From an optimization exercise on the open Yosys and OpenROAD flow, aimed at small area and a short achievable clock period; shortcuts taken in it are not production practice.
The RTL was checked by simulation tests, not by an equivalence proof against the original design.
Not every run is shown, and edits may drop behaviour that the tests do not exercise.

==> flow/design.v <==
module Decoder_Unit (
input wire [1:0] ALU_FUN,
output reg Arith_Enable, Logic_Enable, CMP_Enable, Shift_Enable
	);
always @(*) begin
Arith_Enable = 0;
Logic_Enable = 0;
CMP_Enable = 0;
Shift_Enable = 0;
	case (ALU_FUN)
		2'b00:begin
			Arith_Enable = 1;
		end
		2'b01:begin
			Logic_Enable = 1;
		end
		2'b10:begin
			CMP_Enable = 1;
		end
		2'b11:begin
			Shift_Enable = 1;
		end
	endcase
end
endmodule
module ARITHMETIC_UNIT #(parameter Arith_In_WIDTH = 16, Arith_Out_WIDTH = 32)(
input wire signed [Arith_In_WIDTH-1 : 0] A,
input wire signed [Arith_In_WIDTH-1 : 0] B,
input wire [1:0] ALU_FUN,
input wire CLK,
input wire RST,
input wire Arith_Enable,
output reg signed [Arith_Out_WIDTH-1 : 0] Arith_OUT,
output reg Arith_Flag
 	);
always @(posedge CLK or negedge RST) begin
if (!RST) begin
	Arith_OUT <= 32'b0;
	Arith_Flag <= 0;
end
else if (Arith_Enable) begin
		case (ALU_FUN)
			2'b00:begin
				Arith_OUT <= A+B;
				Arith_Flag <= 1;			
			end
			2'b01:begin
				Arith_OUT <= A-B;
				Arith_Flag <= 1;			
			end
			2'b10:begin
				Arith_OUT <= A*B;
				Arith_Flag <= 1;			
			end
			2'b11:begin
				if (B == 0) begin
					Arith_OUT <= 32'b0;
				end else begin
					Arith_OUT <= A/B;
				end
				Arith_Flag <= 1;			
			end
		endcase
end 
else begin
	Arith_OUT <= 32'b0;
	Arith_Flag <= 0;
end
end
endmodule
module LOGIC_UNIT #(parameter Logic_In_WIDTH = 16, Logic_Out_WIDTH = 16) (
input wire signed [Logic_In_WIDTH-1 : 0] A,
input wire signed [Logic_In_WIDTH-1 : 0] B,
input wire [1:0] ALU_FUN,
input wire CLK,
input wire RST,
input wire Logic_Enable,
output reg [Logic_Out_WIDTH-1 : 0] Logic_OUT,
output reg Logic_Flag
	);
always @(posedge CLK or negedge RST) begin
if (!RST) begin
	Logic_OUT <= 0;
	Logic_Flag <= 0;
end
else if (Logic_Enable) begin
		case (ALU_FUN)
			2'b00:begin
				Logic_OUT <= A&B;
				Logic_Flag <= 1;			
			end
			2'b01:begin
				Logic_OUT <= A|B;
				Logic_Flag <= 1;			
			end
			2'b10:begin
				Logic_OUT <= ~(A&B);
				Logic_Flag <= 1;			
			end
			2'b11:begin
				Logic_OUT <= ~(A|B);
				Logic_Flag <= 1;			
			end
		endcase
end 
else begin
	Logic_OUT <= 0;
	Logic_Flag <= 0;
end
end
endmodule
module CMP_UNIT #(parameter CMP_In_WIDTH = 16, CMP_Out_WIDTH = 2) (
input wire signed [CMP_In_WIDTH-1:0] A,
input wire signed [CMP_In_WIDTH-1:0] B,
input wire [1:0] ALU_FUN,
input wire CLK,
input wire RST,
input wire CMP_Enable,
output reg [CMP_Out_WIDTH-1:0] CMP_OUT,
output reg CMP_Flag
	);
always @(posedge CLK or negedge RST) begin
if (!RST) begin
	CMP_OUT <= 0;
	CMP_Flag <= 0;
end
else if (CMP_Enable) begin
		case (ALU_FUN)
			2'b00:begin
				CMP_Flag <= 1;
				CMP_OUT <= 0;	
			end
			2'b01:begin
				CMP_Flag <= 1;
				if (A == B) begin
					CMP_OUT <= 1;					
				end	else begin
					CMP_OUT <= 0;
				end			
			end
			2'b10:begin
				CMP_Flag <= 1;	
				if (A > B) begin
					CMP_OUT <= 2;					
				end	else begin
					CMP_OUT <= 0;
				end			
			end
			2'b11:begin
				CMP_Flag <= 1;
				if (A < B) begin
					CMP_OUT <= 3;					
				end	else begin
					CMP_OUT <= 0;
				end			
			end
		endcase
end 
else begin
	CMP_OUT <= 0;
	CMP_Flag <= 0;
end
end
endmodule 
module SHIFT_UNIT #(parameter Shift_In_WIDTH = 16, Shift_Out_WIDTH = 17)(
input wire signed [Shift_In_WIDTH-1:0] A,
input wire signed [Shift_In_WIDTH-1:0] B,
input wire [1:0] ALU_FUN,
input wire CLK,
input wire RST,
input wire Shift_Enable,
output reg [Shift_Out_WIDTH-1:0] Shift_OUT,
output reg Shift_Flag
 	);
always @(posedge CLK or negedge RST) begin
if (!RST) begin
	Shift_OUT <= 0;
	Shift_Flag <= 0;
end
else if (Shift_Enable) begin
		case (ALU_FUN)
			2'b00:begin
				Shift_OUT <= A >> 1;
				Shift_Flag <= 1;			
			end
			2'b01:begin
				Shift_OUT <= A << 1;
				Shift_Flag <= 1;			
			end
			2'b10:begin
				Shift_OUT <= B >> 1;
				Shift_Flag <= 1;			
			end
			2'b11:begin
				Shift_OUT <= B << 1;
				Shift_Flag <= 1;			
			end
		endcase
end 
else begin
	Shift_OUT <= 0;
	Shift_Flag <= 0;
end
end
endmodule
module ALU_TOP #(parameter Data_In_WIDTH = 16, Arith_Out_WIDTH = 32, Logic_Out_WIDTH = 16, CMP_Out_WIDTH = 2, Shift_Out_WIDTH = 17) (
input wire signed [Data_In_WIDTH-1 : 0] A,
input wire signed [Data_In_WIDTH-1 : 0] B,
input wire [3:0] ALU_FUNC,
input wire CLK,
input wire RST,
output wire signed [Arith_Out_WIDTH-1 : 0] Arith_OUT, 
output wire [Logic_Out_WIDTH-1 : 0] Logic_OUT,
output wire [CMP_Out_WIDTH-1 : 0] CMP_OUT,
output wire [Shift_Out_WIDTH-1 : 0] SHIFT_OUT,
output wire Arith_Flag, Logic_Flag, CMP_Flag, SHIFT_Flag 
	);
wire Arith_Enable, Logic_Enable, CMP_Enable, Shift_Enable;
Decoder_Unit Decoder(
.ALU_FUN(ALU_FUNC[3:2]),
.Arith_Enable(Arith_Enable),
.Logic_Enable(Logic_Enable),
.CMP_Enable(CMP_Enable),
.Shift_Enable(Shift_Enable)
	);
ARITHMETIC_UNIT #(.Arith_In_WIDTH(Data_In_WIDTH),.Arith_Out_WIDTH(Arith_Out_WIDTH)) Arith_unit(
.A(A),
.B(B),
.ALU_FUN(ALU_FUNC[1:0]),
.CLK(CLK),
.RST(RST),
.Arith_Enable(Arith_Enable),
.Arith_OUT(Arith_OUT),
.Arith_Flag(Arith_Flag)
	);
LOGIC_UNIT #(.Logic_In_WIDTH(Data_In_WIDTH),.Logic_Out_WIDTH(Logic_Out_WIDTH)) Logic_unit(
.A(A),
.B(B),
.ALU_FUN(ALU_FUNC[1:0]),
.CLK(CLK),
.RST(RST),
.Logic_Enable(Logic_Enable),
.Logic_OUT(Logic_OUT),
.Logic_Flag(Logic_Flag)
	);
CMP_UNIT #(.CMP_In_WIDTH(Data_In_WIDTH),.CMP_Out_WIDTH(CMP_Out_WIDTH)) CMP_unit(
.A(A),
.B(B),
.ALU_FUN(ALU_FUNC[1:0]),
.CLK(CLK),
.RST(RST),
.CMP_Enable(CMP_Enable),
.CMP_OUT(CMP_OUT),
.CMP_Flag(CMP_Flag)
	);
SHIFT_UNIT #(.Shift_In_WIDTH(Data_In_WIDTH),.Shift_Out_WIDTH(Shift_Out_WIDTH)) Shift_unit(
.A(A),
.B(B),
.ALU_FUN(ALU_FUNC[1:0]),
.CLK(CLK),
.RST(RST),
.Shift_Enable(Shift_Enable),
.Shift_OUT(SHIFT_OUT),
.Shift_Flag(SHIFT_Flag)
	);
endmodule
==> flow/run.sh <==
#!/bin/bash
# synth_recipe.tcl (not shown) runs the flow's synth.tcl, then flattens the netlist and writes it again
# the make line also repeats each setting of config.mk as NAME=value (left out here)
make -C /OpenROAD-flow-scripts/flow DESIGN_CONFIG=/design/flow/config.mk WORK_HOME=/design/flow/orfs CLKGATE_MAP_FILE= SYNTH_SCRIPT=/design/flow/synth_recipe.tcl finish
==> flow/config.mk <==
export PLATFORM = sky130hd
export DESIGN_NAME = ALU_TOP
export DESIGN_NICKNAME = ALU_TOP
export VERILOG_FILES = /design/flow/design.v
export SDC_FILE = /design/flow/constraint.sdc
export NUM_CORES = 4
export LEC_CHECK = 0
export CAP_MARGIN = 20
export CORE_MARGIN = 2
export CORE_UTILIZATION = 40
export SLEW_MARGIN = 20
==> flow/constraint.sdc <==
create_clock -name core_clock -period 95.0 [get_ports {CLK}]
set_input_delay 19.0000 -clock core_clock [delete_from_list [all_inputs] [get_ports {CLK}]]
set_output_delay 19.0000 -clock core_clock [all_outputs]
set_load 0.01 [all_outputs]
==> impl_metrics.py, run 1 <==
metrics = {
    "finish": {
        "seq_cell_count": 71,
        "regMostFlops": "Arith_unit.Arith_OUT",
        "seq_share_pct": 3.64,
        "largest_reg_flops": 32,
        "final_cells": 7604,
        "nMultiInputCombCells": 5262,
        "finish.utilization_pct": 45.6,
        "fillers": 11106,
        "multi_input_area_um2": 40100,
        "final_area_um2": 48800,
        "dominant-cell-class": "multi-input combinational cells",
        "nonClockInverterCount": 484,
        "multi_input_area_share_pct": 82.1,
        "layout-drive-gt1-share_pct": 8.77,
        "top_regs": "Arith_unit.Arith_OUT: 32 flops, Shift_unit.Shift_OUT: 17 flops, Logic_unit.Logic_OUT: 16 flops",
        "area_growth_syn_to_layout_pct": 12.7,
    },
    "global_routing": {
        "antenna_found_initial": 8,
        "track_usage_pct": 31.0,
        "grtUsageMet2_pct": 46.4,
        "grt_max_degree": 72,
        "grt_pass1_wl_um": 267000,
        "met1_usage_pct": 44.9,
        "met3_usage_pct": 5.51,
    },
    "synthesis": {
        "synth_cell_types": 118,
        "synth_seq_cells": 71,
        "yosysTopAreaCell": "ha_1",
        "seq_area_frac_synth_pct": 4.10,
        "synthTopCellsByArea": "ha_1 19%, fa_1 12%, xnor2_1 6.0%, nand2_1 5.2%, nor2_1 5.1%",
        "synth_top_family_by_area": "adder cells",
        "synth-compound-area-share_pct": 25.2,
        "avgSynthCellArea_um2": 7.39,
        "synth-edff-count": 0,
        "yosys.cell_count.top_type": "ha_1",
        "syn-instance-count": 5864,
        "synth_xor_area_share_pct": 8.65,
        "yosys.area_share.adder_pct": 31.3,
        "yosysWarnings": 5,
        "synth_common_cells": "662 x ha_1, 602 x nand2_1, 594 x nor2_1",
    },
    "placed_design": {
        "dpl.hpwl_um": 142000,
        "dp.cells": 7569,
    },
    "worst_setup_path": {
        "cp_num_buf_inv": 27,
        "cp-end-kind": "flop",
        "critPathMaxStageDelay_ns": 1.01,
        "cp.depth": 301,
        "critPathRequiredTime_ns": 95.23,
        "crit_start": "B[10]",
        "critPathKind": "input port to flop",
        "cp_max_fo": 27,
        "arrival_ns": 91.27,
        "cp-endpoint": "Arith_unit.Arith_OUT[24]",
    },
    "drt": {
        "viasPerCell": 6.05,
        "dr_wl_met3_um": 16400,
        "vias": 45972,
        "top_layer": "met5",
        "drtPass1Iterations": 8,
        "drc": 0,
        "wl_met1_um": 81600,
        "drt-total-wl_um": 178000,
        "met2_length_um": 73300,
    },
    "outcome": {
        "status": "complete, no violations",
    },
    "clock_tree": {
        "htree_levels": 3,
        "cts_resized": 5,
        "cts_buffers": 9,
        "clk_pin_slew_worst_paths_ns": 0.07,
        "post_cts_buffers": 0,
        "clock_path_buffers": 2,
        "cts_root_buf": "clkbuf_16",
        "cts_hold_buf": 0,
        "numClockSinks": 71,
    },
    "die": {
        "n_tap_cell": 1403,
        "start_util_pct": 40.4,
        "coreArea_um2": 107000,
    },
    "timing": {
        "slew_violations": 0,
        "slew_headroom_pct": 15.1,
        "layout_min_cycle_time_ns": 91.03,
        "fin_hold_ws_ns": 18.69,
        "fin_crit_sh_pct": 95.8,
        "hold_viol": 0,
        "worst_slack_ns": 3.97,
        "setup_tns_ns": 0,
    },
    "min_path": {
        "hold_path_class": "input port to asynchronous set/reset pin",
    },
    "job": {
        "maxCapViolCount": 0,
    },
}
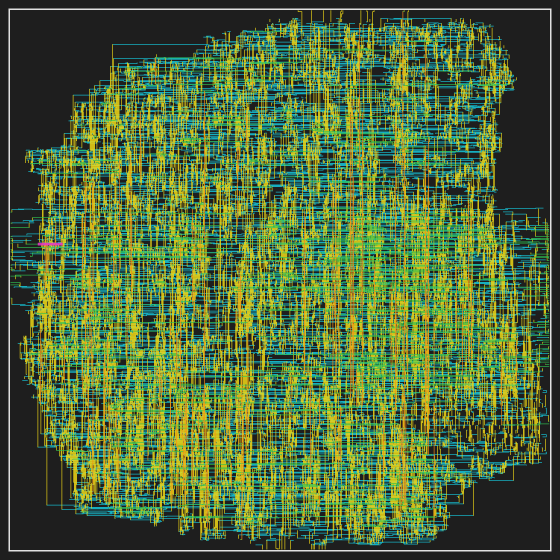
Fig. 1. Signal wires by layer (run 1).
| colour | layer | wire length |
|---|---|---|
| orange | metal 4 | 6200 µm |
| yellow | metal 2 | 73.3 mm |
| cyan | metal 1 | 81.6 mm |
| magenta | metal 5 | 13.8 µm |
| green | metal 3 | 16400 µm |

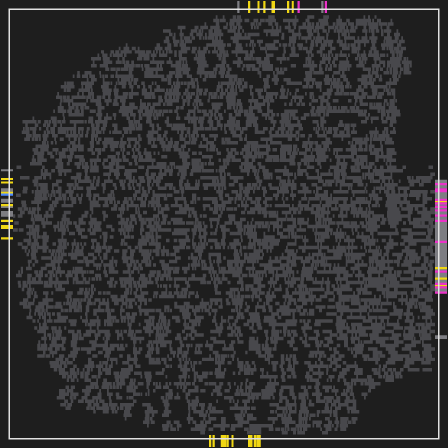
Fig. 2. I/O pins on the die edge (run 1).
Pins as bars across the die edge, other pins in grey.
| colour | port | pins | direction | edge |
|---|---|---|---|---|
| blue | CMP_Flag | 1 | output | left |
| magenta | A | 16 | input | 14 right, 2 top |
| yellow | Arith_OUT | 32 | output | 13 bottom, 8 left, 7 top, 4 right |
all pins by edge: 67 right, 18 left, 13 bottom, 11 top
Die Ht: 333 µm
chip width: 333 µm
# port buffers: 108

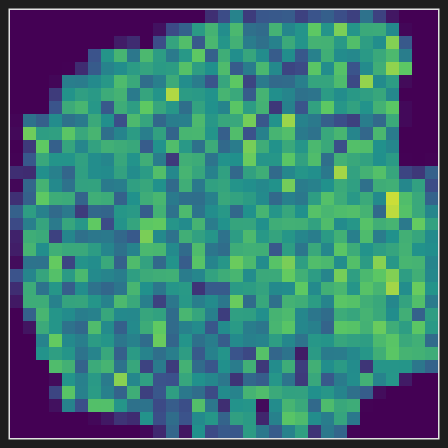
Fig. 3. Placement density heat map (run 1).
33 x 33 tiles, from dark purple (low) to yellow (high), 0 to 100% covered.
emptiest ninth of the die: top left
mean over tiles: 42%
fullest tile: 92%
nearly empty tiles: 14%
tiles over 75% full: 3.0%

--- run 2: outline of the changes from run 1 ---
flow/design.v: 266 -> 1811 lines; modules unchanged: 0
  Decoder_Unit: edited, 25 -> 9 lines
  ALU_MUL: new, 1481 lines
  ALU_DIV: new, 192 lines
  ALU_ADDSUB: new, 44 lines
  LOGIC_UNIT: edited, 41 -> 8 lines
  CMP_UNIT: edited, 53 -> 11 lines
  SHIFT_UNIT: edited, 41 -> 9 lines
  ALU_TOP: edited, 61 -> 57 lines
  removed: ARITHMETIC_UNIT
==> module LOGIC_UNIT as of run 2 <==
module LOGIC_UNIT (
input wire [15:0] A,
input wire [15:0] B,
input wire [1:0] ALU_FUN,
output wire [15:0] Y
	);
assign Y = (ALU_FUN[0] ? (A | B) : (A & B)) ^ {16{ALU_FUN[1]}};
endmodule
==> module SHIFT_UNIT as of run 2 <==
module SHIFT_UNIT (
input wire [15:0] A,
input wire [15:0] B,
input wire [1:0] ALU_FUN,
output wire [16:0] Y
	);
wire [15:0] X = ALU_FUN[1] ? B : A;
assign Y = ALU_FUN[0] ? {X, 1'b0} : {1'b0, X[15], X[15:1]};
endmodule
==> module Decoder_Unit as of run 2 <==
module Decoder_Unit (
input wire [1:0] ALU_FUN,
output wire Arith_Enable, Logic_Enable, CMP_Enable, Shift_Enable
	);
assign Arith_Enable = (ALU_FUN == 2'b00);
assign Logic_Enable = (ALU_FUN == 2'b01);
assign CMP_Enable   = (ALU_FUN == 2'b10);
assign Shift_Enable = (ALU_FUN == 2'b11);
endmodule
==> module ALU_DIV as of run 2 <==
module ALU_DIV (
  input  wire [15:0] A,
  input  wire [15:0] B,
  output wire [16:0] Q    
);
wire sa = A[15];
wire sb = B[15];
wire [15:0] N;
assign N[0] = A[0];
assign N[1] = A[1] ^ (sa & (|A[0:0]));
assign N[2] = A[2] ^ (sa & (|A[1:0]));
assign N[3] = A[3] ^ (sa & (|A[2:0]));
assign N[4] = A[4] ^ (sa & (|A[3:0]));
assign N[5] = A[5] ^ (sa & (|A[4:0]));
assign N[6] = A[6] ^ (sa & (|A[5:0]));
assign N[7] = A[7] ^ (sa & (|A[6:0]));
assign N[8] = A[8] ^ (sa & (|A[7:0]));
assign N[9] = A[9] ^ (sa & (|A[8:0]));
assign N[10] = A[10] ^ (sa & (|A[9:0]));
assign N[11] = A[11] ^ (sa & (|A[10:0]));
assign N[12] = A[12] ^ (sa & (|A[11:0]));
assign N[13] = A[13] ^ (sa & (|A[12:0]));
assign N[14] = A[14] ^ (sa & (|A[13:0]));
assign N[15] = A[15] ^ (sa & (|A[14:0]));
wire ci = ~sb;
wire [15:0] Bx = B ^ {16{ci}};
wire [15:0] q;
wire [0:0] x15;
assign x15 = N[15];
wire [0:0] d15;
wire [1:0] c15;
wire [1:0] t15 = {1'b0, x15} + {1'b0, Bx[0:0]} + ci;
assign d15 = t15[0:0];
assign c15[1] = t15[1];
assign q[15] = c15[1] & (&Bx[15:1]);
wire [0:0] r15 = q[15] ? d15 : x15;
wire [1:0] x14;
assign x14 = {r15, N[14]};
wire [1:0] d14;
wire [2:0] c14;
wire [2:0] t14 = {1'b0, x14} + {1'b0, Bx[1:0]} + ci;
assign d14 = t14[1:0];
assign c14[2] = t14[2];
assign q[14] = c14[2] & (&Bx[15:2]);
wire [1:0] r14 = q[14] ? d14 : x14;
wire [2:0] x13;
assign x13 = {r14, N[13]};
wire [2:0] d13;
wire [3:0] c13;
wire [3:0] t13 = {1'b0, x13} + {1'b0, Bx[2:0]} + ci;
assign d13 = t13[2:0];
assign c13[3] = t13[3];
assign q[13] = c13[3] & (&Bx[15:3]);
wire [2:0] r13 = q[13] ? d13 : x13;
wire [3:0] x12;
assign x12 = {r13, N[12]};
wire [3:0] d12;
wire [4:0] c12;
wire [4:0] t12 = {1'b0, x12} + {1'b0, Bx[3:0]} + ci;
assign d12 = t12[3:0];
assign c12[4] = t12[4];
assign q[12] = c12[4] & (&Bx[15:4]);
wire [3:0] r12 = q[12] ? d12 : x12;
wire [4:0] x11;
assign x11 = {r12, N[11]};
wire [4:0] d11;
wire [5:0] c11;
wire [5:0] t11 = {1'b0, x11} + {1'b0, Bx[4:0]} + ci;
assign d11 = t11[4:0];
assign c11[5] = t11[5];
assign q[11] = c11[5] & (&Bx[15:5]);
wire [4:0] r11 = q[11] ? d11 : x11;
wire [5:0] x10;
assign x10 = {r11, N[10]};
wire [5:0] d10;
wire [6:0] c10;
wire [6:0] t10 = {1'b0, x10} + {1'b0, Bx[5:0]} + ci;
assign d10 = t10[5:0];
assign c10[6] = t10[6];
assign q[10] = c10[6] & (&Bx[15:6]);
wire [5:0] r10 = q[10] ? d10 : x10;
wire [6:0] x9;
assign x9 = {r10, N[9]};
wire [6:0] d9;
wire [7:0] c9;
wire [7:0] t9 = {1'b0, x9} + {1'b0, Bx[6:0]} + ci;
assign d9 = t9[6:0];
assign c9[7] = t9[7];
assign q[9] = c9[7] & (&Bx[15:7]);
wire [6:0] r9 = q[9] ? d9 : x9;
wire [7:0] x8;
assign x8 = {r9, N[8]};
wire [7:0] d8;
wire [8:0] c8;
wire [8:0] t8 = {1'b0, x8} + {1'b0, Bx[7:0]} + ci;
assign d8 = t8[7:0];
assign c8[8] = t8[8];
assign q[8] = c8[8] & (&Bx[15:8]);
wire [7:0] r8 = q[8] ? d8 : x8;
wire [8:0] x7;
assign x7 = {r8, N[7]};
wire [8:0] d7;
wire [9:0] c7;
wire [9:0] t7 = {1'b0, x7} + {1'b0, Bx[8:0]} + ci;
assign d7 = t7[8:0];
assign c7[9] = t7[9];
assign q[7] = c7[9] & (&Bx[15:9]);
wire [8:0] r7 = q[7] ? d7 : x7;
wire [9:0] x6;
assign x6 = {r7, N[6]};
wire [9:0] d6;
wire [10:0] c6;
wire [10:0] t6 = {1'b0, x6} + {1'b0, Bx[9:0]} + ci;
assign d6 = t6[9:0];
assign c6[10] = t6[10];
assign q[6] = c6[10] & (&Bx[15:10]);
wire [9:0] r6 = q[6] ? d6 : x6;
wire [10:0] x5;
assign x5 = {r6, N[5]};
wire [10:0] d5;
wire [11:0] c5;
wire [11:0] t5 = {1'b0, x5} + {1'b0, Bx[10:0]} + ci;
assign d5 = t5[10:0];
assign c5[11] = t5[11];
assign q[5] = c5[11] & (&Bx[15:11]);
wire [10:0] r5 = q[5] ? d5 : x5;
wire [11:0] x4;
assign x4 = {r5, N[4]};
wire [11:0] d4;
wire [12:0] c4;
wire [12:0] t4 = {1'b0, x4} + {1'b0, Bx[11:0]} + ci;
assign d4 = t4[11:0];
assign c4[12] = t4[12];
assign q[4] = c4[12] & (&Bx[15:12]);
wire [11:0] r4 = q[4] ? d4 : x4;
wire [12:0] x3;
assign x3 = {r4, N[3]};
wire [12:0] d3;
wire [13:0] c3;
wire [13:0] t3 = {1'b0, x3} + {1'b0, Bx[12:0]} + ci;
assign d3 = t3[12:0];
assign c3[13] = t3[13];
assign q[3] = c3[13] & (&Bx[15:13]);
wire [12:0] r3 = q[3] ? d3 : x3;
wire [13:0] x2;
assign x2 = {r3, N[2]};
wire [13:0] d2;
wire [14:0] c2;
wire [14:0] t2 = {1'b0, x2} + {1'b0, Bx[13:0]} + ci;
assign d2 = t2[13:0];
assign c2[14] = t2[14];
assign q[2] = c2[14] & (&Bx[15:14]);
wire [13:0] r2 = q[2] ? d2 : x2;
wire [14:0] x1;
assign x1 = {r2, N[1]};
wire [14:0] d1;
wire [15:0] c1;
wire [15:0] t1 = {1'b0, x1} + {1'b0, Bx[14:0]} + ci;
assign d1 = t1[14:0];
assign c1[15] = t1[15];
assign q[1] = c1[15] & (&Bx[15:15]);
wire [14:0] r1 = q[1] ? d1 : x1;
wire [15:0] x0;
assign x0 = {r1, N[0]};
wire [15:0] d0;
wire [16:0] c0;
wire [16:0] t0 = {1'b0, x0} + {1'b0, Bx[15:0]} + ci;
assign d0 = t0[15:0];
assign c0[16] = t0[16];
assign q[0] = c0[16];
wire sq = sa ^ sb;
wire bz = ~|B;
wire [16:0] qn;
assign qn[0] = q[0];
assign qn[1] = q[1] ^ (sq & (|q[0:0]));
assign qn[2] = q[2] ^ (sq & (|q[1:0]));
assign qn[3] = q[3] ^ (sq & (|q[2:0]));
assign qn[4] = q[4] ^ (sq & (|q[3:0]));
assign qn[5] = q[5] ^ (sq & (|q[4:0]));
assign qn[6] = q[6] ^ (sq & (|q[5:0]));
assign qn[7] = q[7] ^ (sq & (|q[6:0]));
assign qn[8] = q[8] ^ (sq & (|q[7:0]));
assign qn[9] = q[9] ^ (sq & (|q[8:0]));
assign qn[10] = q[10] ^ (sq & (|q[9:0]));
assign qn[11] = q[11] ^ (sq & (|q[10:0]));
assign qn[12] = q[12] ^ (sq & (|q[11:0]));
assign qn[13] = q[13] ^ (sq & (|q[12:0]));
assign qn[14] = q[14] ^ (sq & (|q[13:0]));
assign qn[15] = q[15] ^ (sq & (|q[14:0]));
assign qn[16] = sq & (|q);
assign Q = bz ? 17'd0 : qn;
endmodule
==> module CMP_UNIT as of run 2 <==
module CMP_UNIT (
input wire [16:0] D,       
input wire [1:0] ALU_FUN,
output wire [1:0] Y
	);
wire eq = ~|D[15:0];
wire lt = D[16];
wire gt = ~lt & ~eq;
assign Y[1] = ALU_FUN[1] & (ALU_FUN[0] ? lt : gt);
assign Y[0] = ALU_FUN[0] & (ALU_FUN[1] ? lt : eq);
endmodule
==> module ALU_TOP as of run 2 <==
module ALU_TOP (
input wire signed [15:0] A,
input wire signed [15:0] B,
input wire [3:0] ALU_FUNC,
input wire CLK,
input wire RST,
output reg signed [31:0] Arith_OUT,
output reg [15:0] Logic_OUT,
output reg [1:0] CMP_OUT,
output reg [16:0] SHIFT_OUT,
output reg Arith_Flag, Logic_Flag, CMP_Flag, SHIFT_Flag
	);
wire Arith_Enable, Logic_Enable, CMP_Enable, Shift_Enable;
Decoder_Unit Decoder (
.ALU_FUN(ALU_FUNC[3:2]),
.Arith_Enable(Arith_Enable),
.Logic_Enable(Logic_Enable),
.CMP_Enable(CMP_Enable),
.Shift_Enable(Shift_Enable)
	);
wire sub = ALU_FUNC[0] | ALU_FUNC[3];
wire [16:0] sum;
ALU_ADDSUB AddSub (.A(A), .B(B), .SUB(sub), .S(sum));
wire [31:0] prod;
ALU_MUL Mul (.A(A), .B(B), .P(prod));
wire [16:0] quo;
ALU_DIV Div (.A(A), .B(B), .Q(quo));
wire [31:0] arith = ALU_FUNC[1] ? (ALU_FUNC[0] ? {{15{quo[16]}}, quo} : prod)
                                : {{15{sum[16]}}, sum};
wire [15:0] logic_res;
LOGIC_UNIT Logic (.A(A), .B(B), .ALU_FUN(ALU_FUNC[1:0]), .Y(logic_res));
wire [1:0] cmp_res;
CMP_UNIT Cmp (.D(sum), .ALU_FUN(ALU_FUNC[1:0]), .Y(cmp_res));
wire [16:0] shift_res;
SHIFT_UNIT Shift (.A(A), .B(B), .ALU_FUN(ALU_FUNC[1:0]), .Y(shift_res));
always @(posedge CLK or negedge RST) begin
if (!RST) begin
	Arith_OUT <= 32'b0;
	Logic_OUT <= 16'b0;
	CMP_OUT <= 2'b0;
	SHIFT_OUT <= 17'b0;
	Arith_Flag <= 1'b0;
	Logic_Flag <= 1'b0;
	CMP_Flag <= 1'b0;
	SHIFT_Flag <= 1'b0;
end else begin
	Arith_OUT <= Arith_Enable ? arith : 32'b0;
	Logic_OUT <= Logic_Enable ? logic_res : 16'b0;
	CMP_OUT <= CMP_Enable ? cmp_res : 2'b0;
	SHIFT_OUT <= Shift_Enable ? shift_res : 17'b0;
	Arith_Flag <= Arith_Enable;
	Logic_Flag <= Logic_Enable;
	CMP_Flag <= CMP_Enable;
	SHIFT_Flag <= Shift_Enable;
end
end
endmodule
==> module ALU_ADDSUB as of run 2 <==
module ALU_ADDSUB (
  input  wire [15:0] A,
  input  wire [15:0] B,
  input  wire SUB,
  output wire [16:0] S    
);
wire [16:0] a = {A[15], A};
wire [16:0] b = {B[15], B} ^ {17{SUB}};
wire [17:0] c;
assign c[0] = SUB;
assign S[0] = a[0] ^ b[0] ^ c[0];
assign c[1] = (a[0] & b[0]) | (c[0] & (a[0] ^ b[0]));
assign S[1] = a[1] ^ b[1] ^ c[1];
assign c[2] = (a[1] & b[1]) | (c[1] & (a[1] ^ b[1]));
assign S[2] = a[2] ^ b[2] ^ c[2];
assign c[3] = (a[2] & b[2]) | (c[2] & (a[2] ^ b[2]));
assign S[3] = a[3] ^ b[3] ^ c[3];
assign c[4] = (a[3] & b[3]) | (c[3] & (a[3] ^ b[3]));
assign S[4] = a[4] ^ b[4] ^ c[4];
assign c[5] = (a[4] & b[4]) | (c[4] & (a[4] ^ b[4]));
assign S[5] = a[5] ^ b[5] ^ c[5];
assign c[6] = (a[5] & b[5]) | (c[5] & (a[5] ^ b[5]));
assign S[6] = a[6] ^ b[6] ^ c[6];
assign c[7] = (a[6] & b[6]) | (c[6] & (a[6] ^ b[6]));
assign S[7] = a[7] ^ b[7] ^ c[7];
assign c[8] = (a[7] & b[7]) | (c[7] & (a[7] ^ b[7]));
assign S[8] = a[8] ^ b[8] ^ c[8];
assign c[9] = (a[8] & b[8]) | (c[8] & (a[8] ^ b[8]));
assign S[9] = a[9] ^ b[9] ^ c[9];
assign c[10] = (a[9] & b[9]) | (c[9] & (a[9] ^ b[9]));
assign S[10] = a[10] ^ b[10] ^ c[10];
assign c[11] = (a[10] & b[10]) | (c[10] & (a[10] ^ b[10]));
assign S[11] = a[11] ^ b[11] ^ c[11];
assign c[12] = (a[11] & b[11]) | (c[11] & (a[11] ^ b[11]));
assign S[12] = a[12] ^ b[12] ^ c[12];
assign c[13] = (a[12] & b[12]) | (c[12] & (a[12] ^ b[12]));
assign S[13] = a[13] ^ b[13] ^ c[13];
assign c[14] = (a[13] & b[13]) | (c[13] & (a[13] ^ b[13]));
assign S[14] = a[14] ^ b[14] ^ c[14];
assign c[15] = (a[14] & b[14]) | (c[14] & (a[14] ^ b[14]));
assign S[15] = a[15] ^ b[15] ^ c[15];
assign c[16] = (a[15] & b[15]) | (c[15] & (a[15] ^ b[15]));
assign S[16] = a[16] ^ b[16] ^ c[16];
endmodule
==> flow/flow/run.sh (new file) <==
#!/bin/bash
# The standard layout (standard.sh), with every port buffered by the smallest buffer cell
# instead of the one buffer_ports picks by default. Each tool's output lands in the ORFS logs
# under orfs/logs/; make's own output goes to standard_flow.log in this folder.
set -euo pipefail
bash standard.sh "BUFFER_PORTS_ARGS=-buffer_cell sky130_fd_sc_hd__buf_1" finish > standard_flow.log 2>&1
==> flow/standard.sh (new file) <==
#!/bin/bash
# synth_recipe.tcl (not shown) runs the flow's synth.tcl, then flattens the netlist and writes it again
# the make line also repeats each setting of config.mk as NAME=value (left out here)
make -C /OpenROAD-flow-scripts/flow DESIGN_CONFIG=/design/flow/config.mk WORK_HOME=/design/flow/orfs CLKGATE_MAP_FILE= SYNTH_SCRIPT=/design/flow/synth_recipe.tcl "${@:-finish}"
--- a/flow/config.mk
+++ b/flow/config.mk
@@ -6,4 +6,5 @@
 export NUM_CORES = 4
 export LEC_CHECK = 0
+export ABC_AREA = 1
 export CAP_MARGIN = 20
 export CORE_MARGIN = 2
removed: flow/run.sh
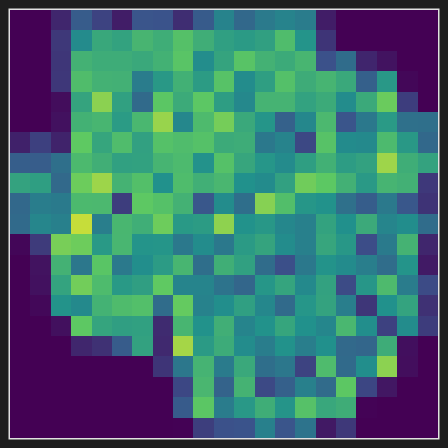
Fig. 4. Placement density heat map (run 2).
21 x 21 tiles, from dark purple (low) to yellow (high), 0 to 100% covered.
CORE AREA: 43300 µm²
Final Util: 43.9%
starting density of the core: 40.7%

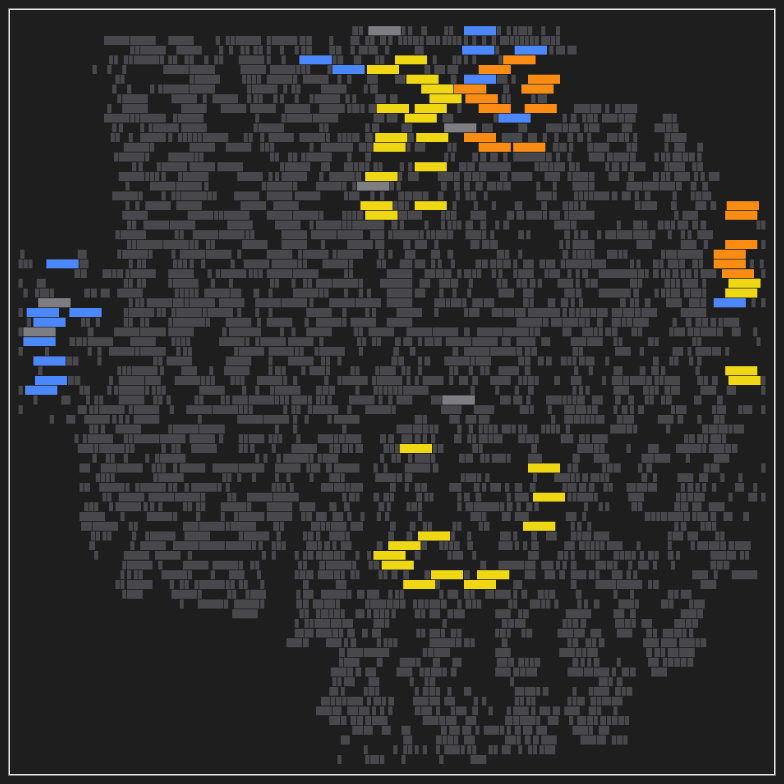
Fig. 5. Register map, names as in the netlist (run 2).
Other sequential cells in the stronger grey, the rest of the logic in the fainter grey.
| colour | netlist name | flops |
|---|---|---|
| yellow | Arith_OUT | 32 |
| blue | Logic_OUT | 16 |
| orange | SHIFT_OUT | 17 |
not coloured: 6

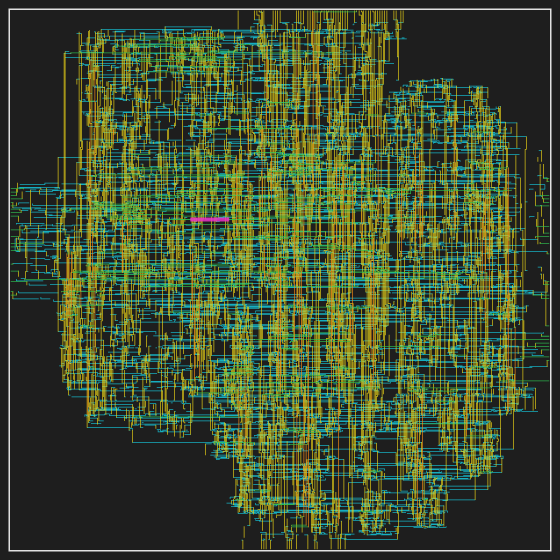
Fig. 6. Signal wires by layer (run 2).
DR vias: 16084
routed wire length per instance: 19.9 µm
overall global routing resource usage: 26.9%

==> impl_metrics.py, run 2 <==
metrics = {
    "placed_design": {
        "dp.cells": 2976,
        "io_buffers": 108,
    },
    "drt": {
        "met2_length_um": 28800,
        "drt-total-wl_um": 59600,
        "top_layer": "met5",
        "drc": 0,
        "dr_wl_met3_um": 3800,
        "wl_met1_um": 24500,
    },
    "clock_tree": {
        "htree_levels": 3,
        "cts_resized": 0,
        "clk_pin_slew_worst_paths_ns": 0.07,
    },
    "worst_setup_path": {
        "critPathKind": "input port to flop",
        "cp_num_buf_inv": 24,
        "cp_max_fo": 30,
        "arrival_ns": 50.94,
        "cp-end-kind": "flop",
        "cp.depth": 189,
        "cp-endpoint": "Arith_OUT[18]",
        "crit_start": "B[15]",
    },
    "finish": {
        "dominant-cell-class": "multi-input combinational cells",
        "layout-drive-gt1-share_pct": 7.27,
        "seq_cell_count": 71,
        "top_regs": "Arith_OUT: 32 flops, SHIFT_OUT: 17 flops, Logic_OUT: 16 flops",
        "regMostFlops": "Arith_OUT",
        "fillers": 4415,
        "nonClockInverterCount": 379,
        "largest_reg_flops": 32,
        "multi_input_area_share_pct": 73.4,
        "multi_input_area_um2": 13900,
        "final_area_um2": 19000,
        "nMultiInputCombCells": 1782,
    },
    "synthesis": {
        "yosys.area_share.adder_pct": 38.6,
        "yosysWarnings": 1,
        "synthTopCellsByArea": "fa_1 29%, nand2_1 12%, dfrtp_1 10%, ha_1 9.9%, inv_1 7.8%",
        "synth_seq_cells": 71,
        "synth_common_cells": "585 x nand2_1, 367 x inv_1, 253 x fa_1",
        "syn-instance-count": 2343,
        "synth-compound-area-share_pct": 12.3,
        "synth_top_family_by_area": "adder cells",
        "seq_area_frac_synth_pct": 10.1,
        "synth-edff-count": 0,
        "synth_xor_area_share_pct": 6.91,
        "yosysTopAreaCell": "fa_1",
    },
    "timing": {
        "hold_viol": 0,
        "slew_headroom_pct": 31.0,
        "worst_slack_ns": 44.25,
        "fin_hold_ws_ns": 18.92,
    },
    "job": {
        "maxCapViolCount": 0,
    },
    "global_routing": {
        "met1_usage_pct": 34.2,
        "grt_max_degree": 72,
        "antenna_found_initial": 1,
    },
    "die": {
        "die_h_um": 214,
        "die_x_um": 214,
    },
    "outcome": {
        "status": "complete, no violations",
    },
}
==> inputs of run 3 (changes only) <==
--- a/flow/config.mk
+++ b/flow/config.mk
@@ -8,5 +8,5 @@
 export ABC_AREA = 1
 export CAP_MARGIN = 20
 export CORE_MARGIN = 2
-export CORE_UTILIZATION = 40
+export CORE_UTILIZATION = 65
 export SLEW_MARGIN = 20
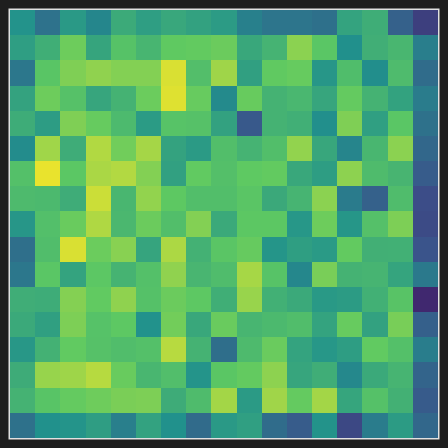
Fig. 7. Placement density heat map (run 3).
17 x 17 tiles, from dark purple (low) to yellow (high), 0 to 100% covered.
tiles over 75% full: 28%
mean over tiles: 64%
fullest tile: 97%

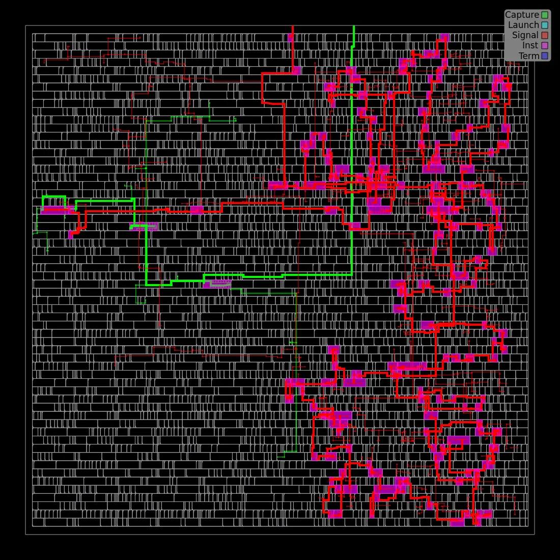
Fig. 8. Worst path highlighted (run 3).
setup TNS: 0 ns
post-layout min period: 50.67 ns
count of non-filler cells in the finished layout: 2746
Final Util: 69.5%
final worst setup slack: 44.33 ns

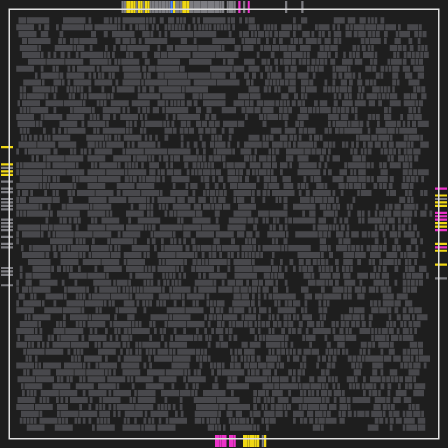
Fig. 9. I/O pins on the die edge (run 3).
Pins as bars across the die edge, other pins in grey.
| colour | port | pins | direction | edge |
|---|---|---|---|---|
| yellow | Arith_OUT | 32 | output | 12 top, 8 right, 8 bottom, 4 left |
| magenta | A | 16 | input | 8 bottom, 6 right, 2 top |
| blue | CMP_Flag | 1 | output | top |

==> impl_metrics.py, run 3 <==
metrics = {
    "synthesis": {
        "synth-edff-count": 0,
        "synth_xor_area_share_pct": 6.91,
        "synth-compound-area-share_pct": 12.3,
        "avgSynthCellArea_um2": 7.52,
        "synth_seq_cells": 71,
        "yosysTopAreaCell": "fa_1",
        "yosys.area_share.adder_pct": 38.6,
        "synth_common_cells": "585 x nand2_1, 367 x inv_1, 253 x fa_1",
        "synth_top_family_by_area": "adder cells",
        "synth_cell_types": 55,
        "yosys.cell_count.top_type": "nand2_1",
    },
    "global_routing": {
        "track_usage_pct": 39.8,
        "grt_pass1_wl_um": 87500,
        "grt_max_degree": 86,
        "antenna_found_initial": 0,
        "grtUsageMet2_pct": 65.4,
        "met3_usage_pct": 6.97,
        "met1_usage_pct": 51.1,
    },
    "die": {
        "die_x_um": 169,
        "die_h_um": 169,
        "coreArea_um2": 26800,
    },
    "worst_setup_path": {
        "cp.depth": 188,
        "cp-endpoint": "Arith_OUT[17]",
        "cp-end-kind": "flop",
        "critPathRequiredTime_ns": 95.20,
        "arrival_ns": 50.87,
        "cp_max_fo": 30,
        "cp_num_buf_inv": 24,
    },
    "finish": {
        "fillers": 2345,
        "dominant-cell-class": "multi-input combinational cells",
        "seq_cell_count": 71,
        "layout-drive-gt1-share_pct": 7.15,
        "multi_input_area_share_pct": 74.8,
        "seq_share_pct": 9.53,
        "nMultiInputCombCells": 1782,
        "regMostFlops": "Arith_OUT",
    },
    "clock_tree": {
        "numClockSinks": 71,
        "clk_pin_slew_worst_paths_ns": 0.07,
        "cts_resized": 0,
        "htree_levels": 3,
        "cts_root_buf": "clkbuf_16",
        "clock_path_buffers": 2,
        "post_cts_buffers": 0,
    },
    "drt": {
        "wl_per_cell_um": 19.7,
        "drtPass1Iterations": 5,
        "dr_wl_met3_um": 4960,
        "drt-total-wl_um": 54000,
        "drc": 0,
        "vias": 16321,
        "met2_length_um": 25400,
        "top_layer": "met4",
    },
    "timing": {
        "hold_viol": 0,
        "fin_hold_ws_ns": 18.80,
        "slew_headroom_pct": 34.2,
    },
    "min_path": {
        "hold_path_class": "input port to asynchronous set/reset pin",
    },
    "placed_design": {
        "dpl.hpwl_um": 39700,
        "dp.cells": 2730,
    },
    "outcome": {
        "status": "complete, no violations",
    },
}
==> inputs of run 4 (changes only) <==
==> flow/run.sh (new file) <==
#!/bin/bash
# synth_recipe.tcl (not shown) runs the flow's synth.tcl, then flattens the netlist and writes it again
# the make line also repeats each setting of config.mk as NAME=value (left out here)
make -C /OpenROAD-flow-scripts/flow DESIGN_CONFIG=/design/flow/config.mk WORK_HOME=/design/flow/orfs CLKGATE_MAP_FILE= SYNTH_SCRIPT=/design/flow/synth_recipe.tcl finish
--- a/flow/config.mk
+++ b/flow/config.mk
@@ -8,5 +8,5 @@
 export ABC_AREA = 1
 export CAP_MARGIN = 20
 export CORE_MARGIN = 2
-export CORE_UTILIZATION = 65
+export CORE_UTILIZATION = 40
 export SLEW_MARGIN = 20
removed: flow/flow/run.sh
removed: flow/standard.sh
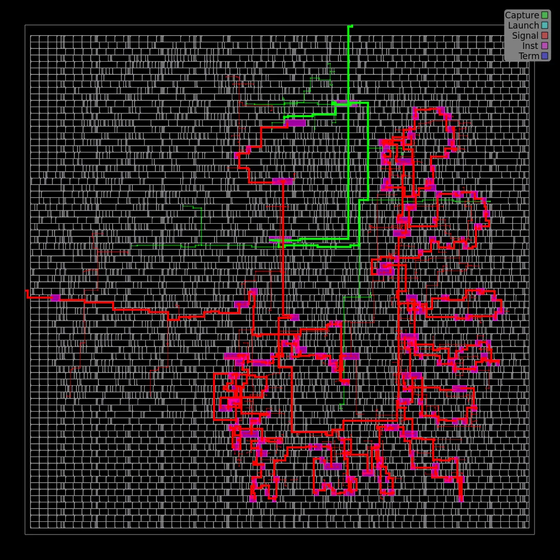
Fig. 10. Worst path highlighted (run 4).
Final Util: 45.2%
final worst setup slack: 43.70 ns
count of non-filler cells in the finished layout: 2988
post-layout min period: 51.30 ns

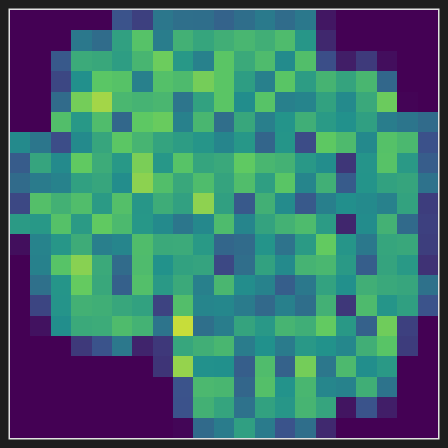
Fig. 11. Placement density heat map (run 4).
21 x 21 tiles, from dark purple (low) to yellow (high), 0 to 100% covered.
mean over tiles: 41%
fullest tile: 92%
emptiest ninth of the die: bottom left
nearly empty tiles: 19%
tiles over 75% full: 4.5%

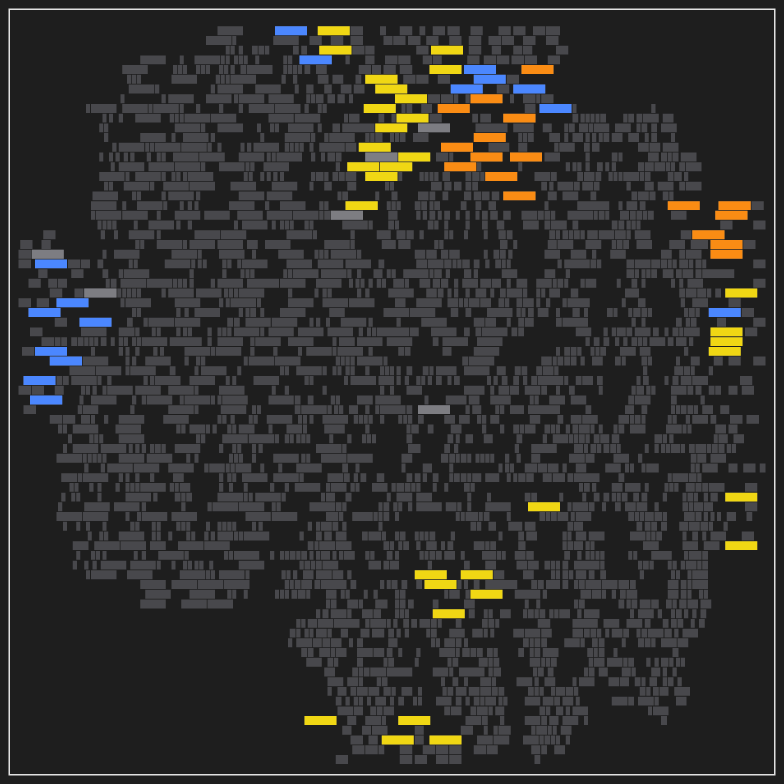
Fig. 12. Register map, names as in the netlist (run 4).
Other sequential cells in the stronger grey, the rest of the logic in the fainter grey.
| colour | netlist name | flops |
|---|---|---|
| yellow | Arith_OUT | 32 |
| blue | Logic_OUT | 16 |
| orange | SHIFT_OUT | 17 |
not coloured: 6
Seq area share: 9.08%
Storage cell area: 1780 µm²

==> impl_metrics.py, run 4 <==
metrics = {
    "worst_setup_path": {
        "cp-endpoint": "Arith_OUT[17]",
        "cp-end-kind": "flop",
        "cp_max_fo": 28,
        "critPathMaxStageDelay_ns": 1.16,
        "cp_num_buf_inv": 21,
    },
    "clock_tree": {
        "htree_levels": 3,
        "post_cts_buffers": 0,
        "cts_root_buf": "clkbuf_16",
        "cts_buffers": 9,
        "numClockSinks": 71,
        "clk_pin_slew_worst_paths_ns": 0.08,
    },
    "finish": {
        "top_regs": "Arith_OUT: 32 flops, SHIFT_OUT: 17 flops, Logic_OUT: 16 flops",
        "nMultiInputCombCells": 1782,
        "nonClockInverterCount": 379,
        "area_growth_syn_to_layout_pct": 11.1,
        "seq_cell_count": 71,
        "multi_input_area_um2": 13900,
        "largest_reg_flops": 32,
        "final_area_um2": 19600,
        "regMostFlops": "Arith_OUT",
    },
    "synthesis": {
        "synth-compound-area-share_pct": 12.3,
        "syn-instance-count": 2343,
        "yosysTopAreaCell": "fa_1",
        "synth_common_cells": "585 x nand2_1, 367 x inv_1, 253 x fa_1",
        "yosys.cell_count.top_type": "nand2_1",
    },
    "drt": {
        "viasPerCell": 5.41,
        "met2_length_um": 28600,
        "drtPass1Iterations": 6,
    },
    "global_routing": {
        "antenna_found_initial": 1,
        "met3_usage_pct": 3.78,
        "grt_max_degree": 86,
        "met1_usage_pct": 34.2,
    },
    "timing": {
        "fin_hold_ws_ns": 18.67,
        "setup_tns_ns": 0,
        "slew_violations": 0,
        "fin_crit_sh_pct": 54.0,
    },
    "die": {
        "n_tap_cell": 585,
    },
    "outcome": {
        "status": "complete, no violations",
    },
    "placed_design": {
        "dp.cells": 2972,
    },
}
## Run 5: large edit since run 4, in outline
flow/design.v: 1811 -> 2051 lines; modules unchanged: 6
  ALU_MUL: edited, 1481 -> 1481 lines
  ALU_DIV: edited, 192 -> 432 lines
--- a/flow/config.mk
+++ b/flow/config.mk
@@ -6,5 +6,4 @@
 export NUM_CORES = 4
 export LEC_CHECK = 0
-export ABC_AREA = 1
 export CAP_MARGIN = 20
 export CORE_MARGIN = 2
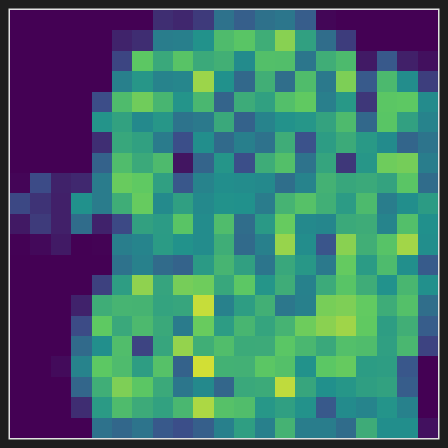
Fig. 13. Placement density heat map (run 5).
21 x 21 tiles, from dark purple (low) to yellow (high), 0 to 100% covered.
emptiest ninth of the die: top left
nearly empty tiles: 19%
fullest tile: 93%
mean over tiles: 41%
tiles over 75% full: 7.5%
Final Util: 45.2%
starting density of the core: 40.6%
CORE AREA: 40900 µm²

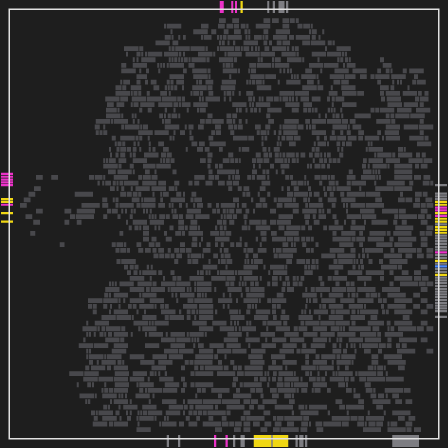
Fig. 14. I/O pins on the die edge (run 5).
Pins as bars across the die edge, other pins in grey.
| colour | port | pins | direction | edge |
|---|---|---|---|---|
| yellow | Arith_OUT | 32 | output | 17 bottom, 10 right, 4 left, 1 top |
| blue | CMP_Flag | 1 | output | right |
| magenta | A | 16 | input | 6 left, 4 right, 4 top, 2 bottom |
all pins by edge: 45 right, 43 bottom, 11 top, 10 left
chip width: 208 µm
Die Ht: 208 µm

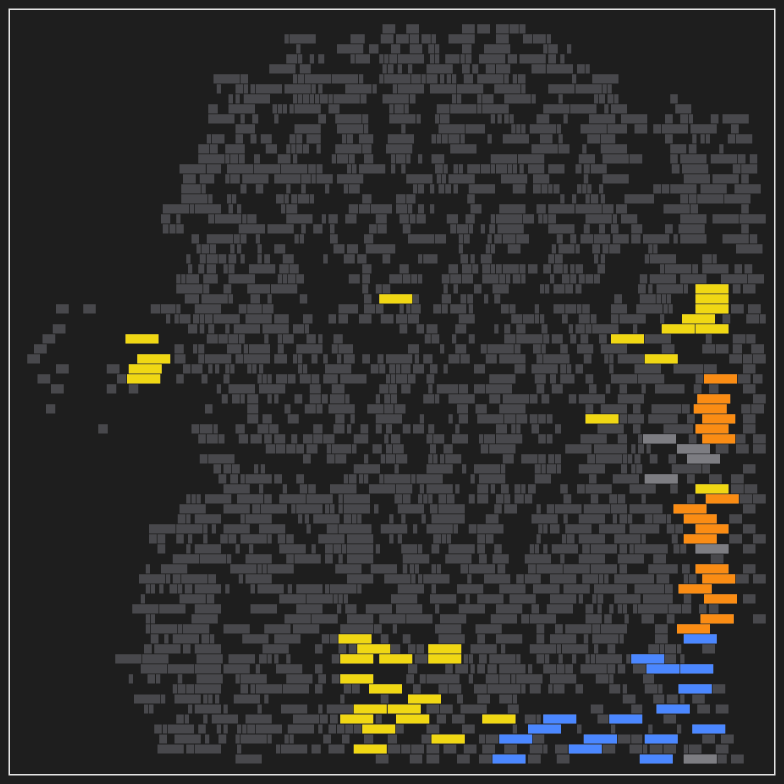
Fig. 15. Register map, names as in the netlist (run 5).
Other sequential cells in the stronger grey, the rest of the logic in the fainter grey.
| colour | netlist name | flops |
|---|---|---|
| yellow | Arith_OUT | 32 |
| orange | SHIFT_OUT | 17 |
| blue | Logic_OUT | 16 |
Seq area share: 9.61%

==> impl_metrics.py, run 5 <==
metrics = {
    "outcome": {
        "status": "complete, no violations",
    },
    "finish": {
        "dominant-cell-class": "multi-input combinational cells",
        "final_cells": 2342,
        "regMostFlops": "Arith_OUT",
        "layout-drive-gt1-share_pct": 7.68,
        "seq_cell_count": 71,
        "multi_input_area_um2": 13700,
        "regArea_um2": 1780,
        "area_growth_syn_to_layout_pct": 11.4,
        "nonClockInverterCount": 160,
        "multi_input_area_share_pct": 74.1,
        "final_area_um2": 18500,
        "top_regs": "Arith_OUT: 32 flops, SHIFT_OUT: 17 flops, Logic_OUT: 16 flops",
        "nMultiInputCombCells": 1402,
    },
    "clock_tree": {
        "cts_root_buf": "clkbuf_16",
        "clk_pin_slew_worst_paths_ns": 0.07,
        "post_cts_buffers": 0,
        "numClockSinks": 71,
        "htree_levels": 3,
        "cts_hold_buf": 0,
    },
    "synthesis": {
        "synth_top_family_by_area": "adder cells",
        "yosys.area_share.adder_pct": 45.0,
        "synthTopCellsByArea": "fa_1 41%, dfrtp_1 11%, and2_1 5.8%, nand2_1 5.2%, inv_1 3.6%",
        "yosys.cell_count.top_type": "fa_1",
        "synth_common_cells": "344 x fa_1, 231 x nand2_1, 160 x inv_1",
        "synth-edff-count": 0,
        "syn-instance-count": 1768,
        "seq_area_frac_synth_pct": 10.7,
        "yosysWarnings": 1,
        "synth-compound-area-share_pct": 9.67,
        "synth_xor_area_share_pct": 4.16,
        "synth-async-reset-ratio_pct": 100,
        "avgSynthCellArea_um2": 9.39,
    },
    "drt": {
        "vias": 13646,
        "drtPass1Iterations": 6,
        "viasPerCell": 5.83,
        "top_layer": "met4",
        "drt-total-wl_um": 55900,
        "wl_per_cell_um": 23.9,
        "met2_length_um": 26200,
    },
    "global_routing": {
        "grt_pass1_wl_um": 88500,
        "grtUsageMet2_pct": 42.9,
        "met3_usage_pct": 4.46,
        "track_usage_pct": 26.6,
        "grt_max_degree": 67,
        "antenna_found_initial": 1,
    },
    "worst_setup_path": {
        "cp_num_buf_inv": 34,
        "cp.depth": 192,
        "cp-endpoint": "Arith_OUT[29]",
        "cp_max_fo": 25,
        "critPathKind": "input port to flop",
        "arrival_ns": 75.26,
        "cp-end-kind": "flop",
        "critPathMaxStageDelay_ns": 0.84,
    },
    "timing": {
        "fin_hold_ws_ns": 18.53,
        "hold_viol": 0,
        "slew_violations": 0,
        "fin_crit_sh_pct": 79.0,
        "clock.fmax_mhz": 13.3,
    },
    "job": {
        "maxCapViolCount": 0,
    },
    "min_path": {
        "hold_path_class": "input port to asynchronous set/reset pin",
    },
    "placed_design": {
        "dpl.hpwl_um": 40400,
        "io_buffers": 108,
    },
}

## Gallery

Worst path highlighted.
image #1
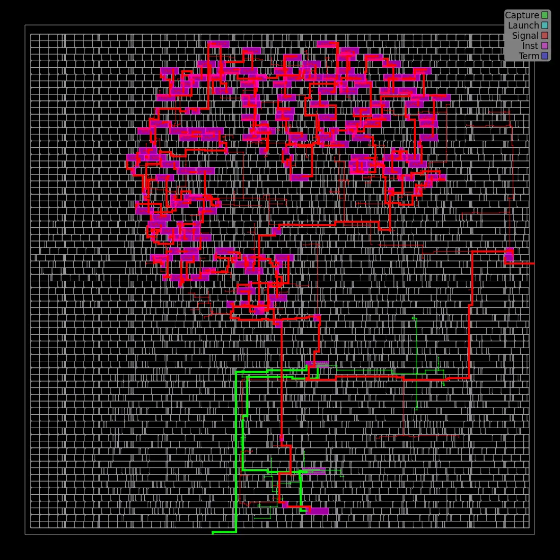
image #2
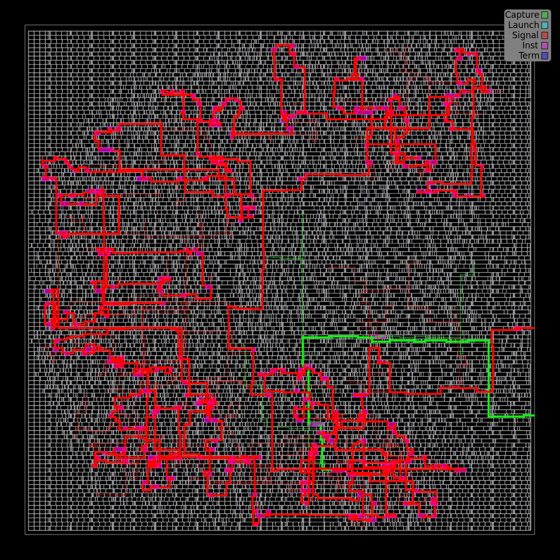
image #3
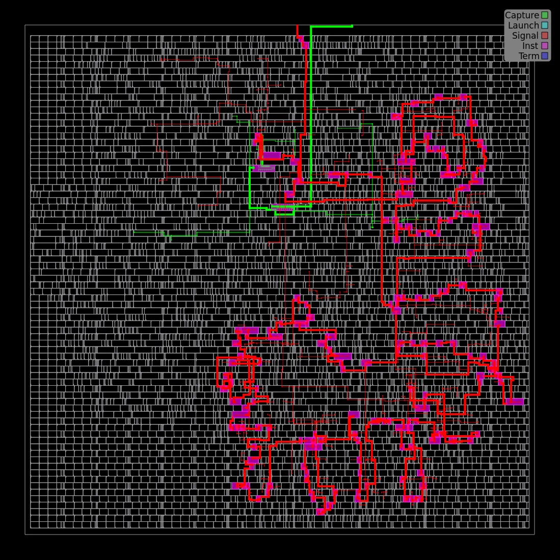
The one with the fewest cells is image #1.
The one with the most cells is image #2.
| from | picture |
|---|---|
| run 5 | image #1 |
| run 1 | image #2 |
| run 2 | image #3 |


==> notes/layouts.md <==
Pictures saved along the way, in no particular order.

Signal wires by layer.
picture 1
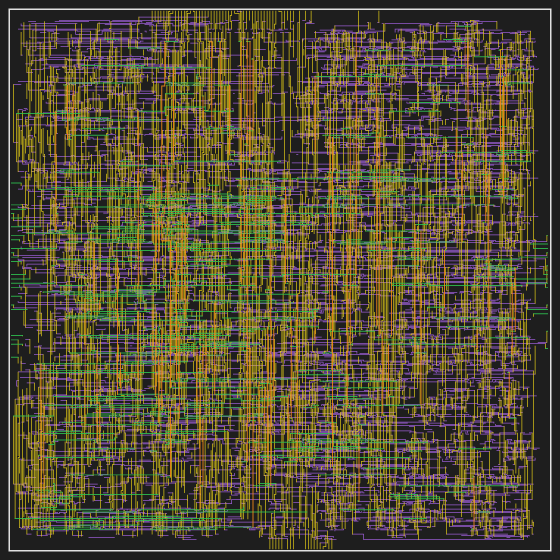
picture 2
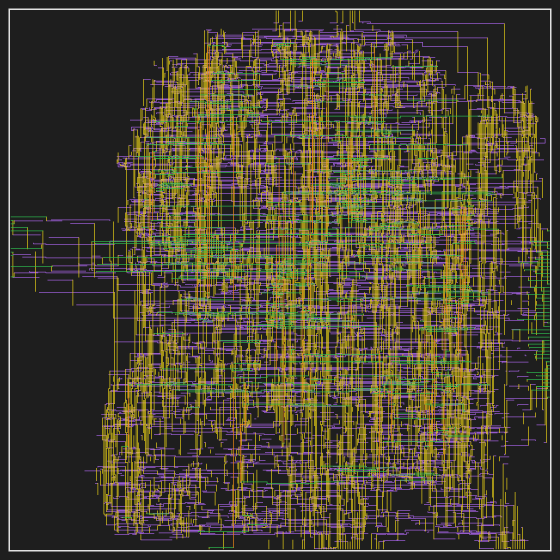
picture 3
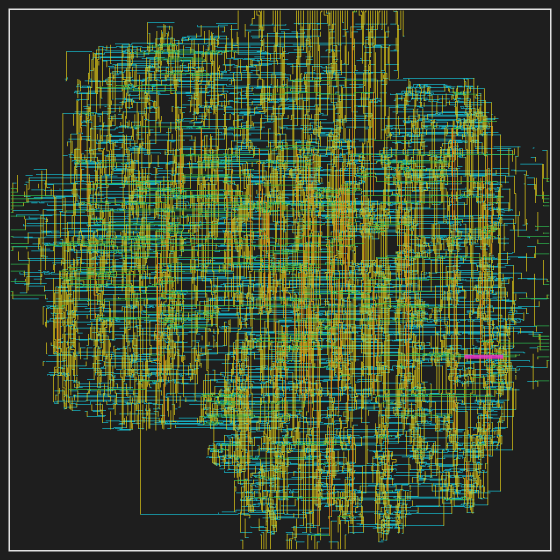
run 4 -> picture 3
run 5 -> picture 2
run 3 -> picture 1

Key to picture 1:
| colour | layer | wire length |
|---|---|---|
| green | metal 3 | 4960 µm |
| orange | metal 4 | 2800 µm |
| yellow | metal 2 | 25.4 mm |
| purple | metal 1 | 20.9 mm |

[port drivers added, routing unchanged]
The flow's constraints put no driver on any port. The routed layouts listed below were extracted and timed again, unchanged, in two steps. Step 1, drivers: a clkbuf_16 drives CLK and a buf_2 each remaining input, both assumed. Step 2 also shifts input and output timing later by t, the mid clock arrival at the registers, as if the neighbouring blocks saw the same clock. Slacks: ideal / step 1 / step 2; pairs: ideal / step 1.
run | shift t [ns] | slack for setup (ns) | cell pins on the clock port's net
run 1 | 0.429 | 3.967 / 3.991 / 3.562 | 1
run 2 | 0.395 | 44.253 / 44.271 / 43.877 | 1
run 3 | 0.397 | 44.332 / 44.357 / 43.961 | 1
run 4 | 0.426 | 43.702 / 43.721 / 43.295 | 1
run 5 | 0.388 | 19.922 / 19.934 / 19.547 | 1
After both steps setup and hold are still met in every run listed. For run 4, which loses most, drivers alone change the setup slack by +0.019 ns; drivers and shift together by -0.407 ns.
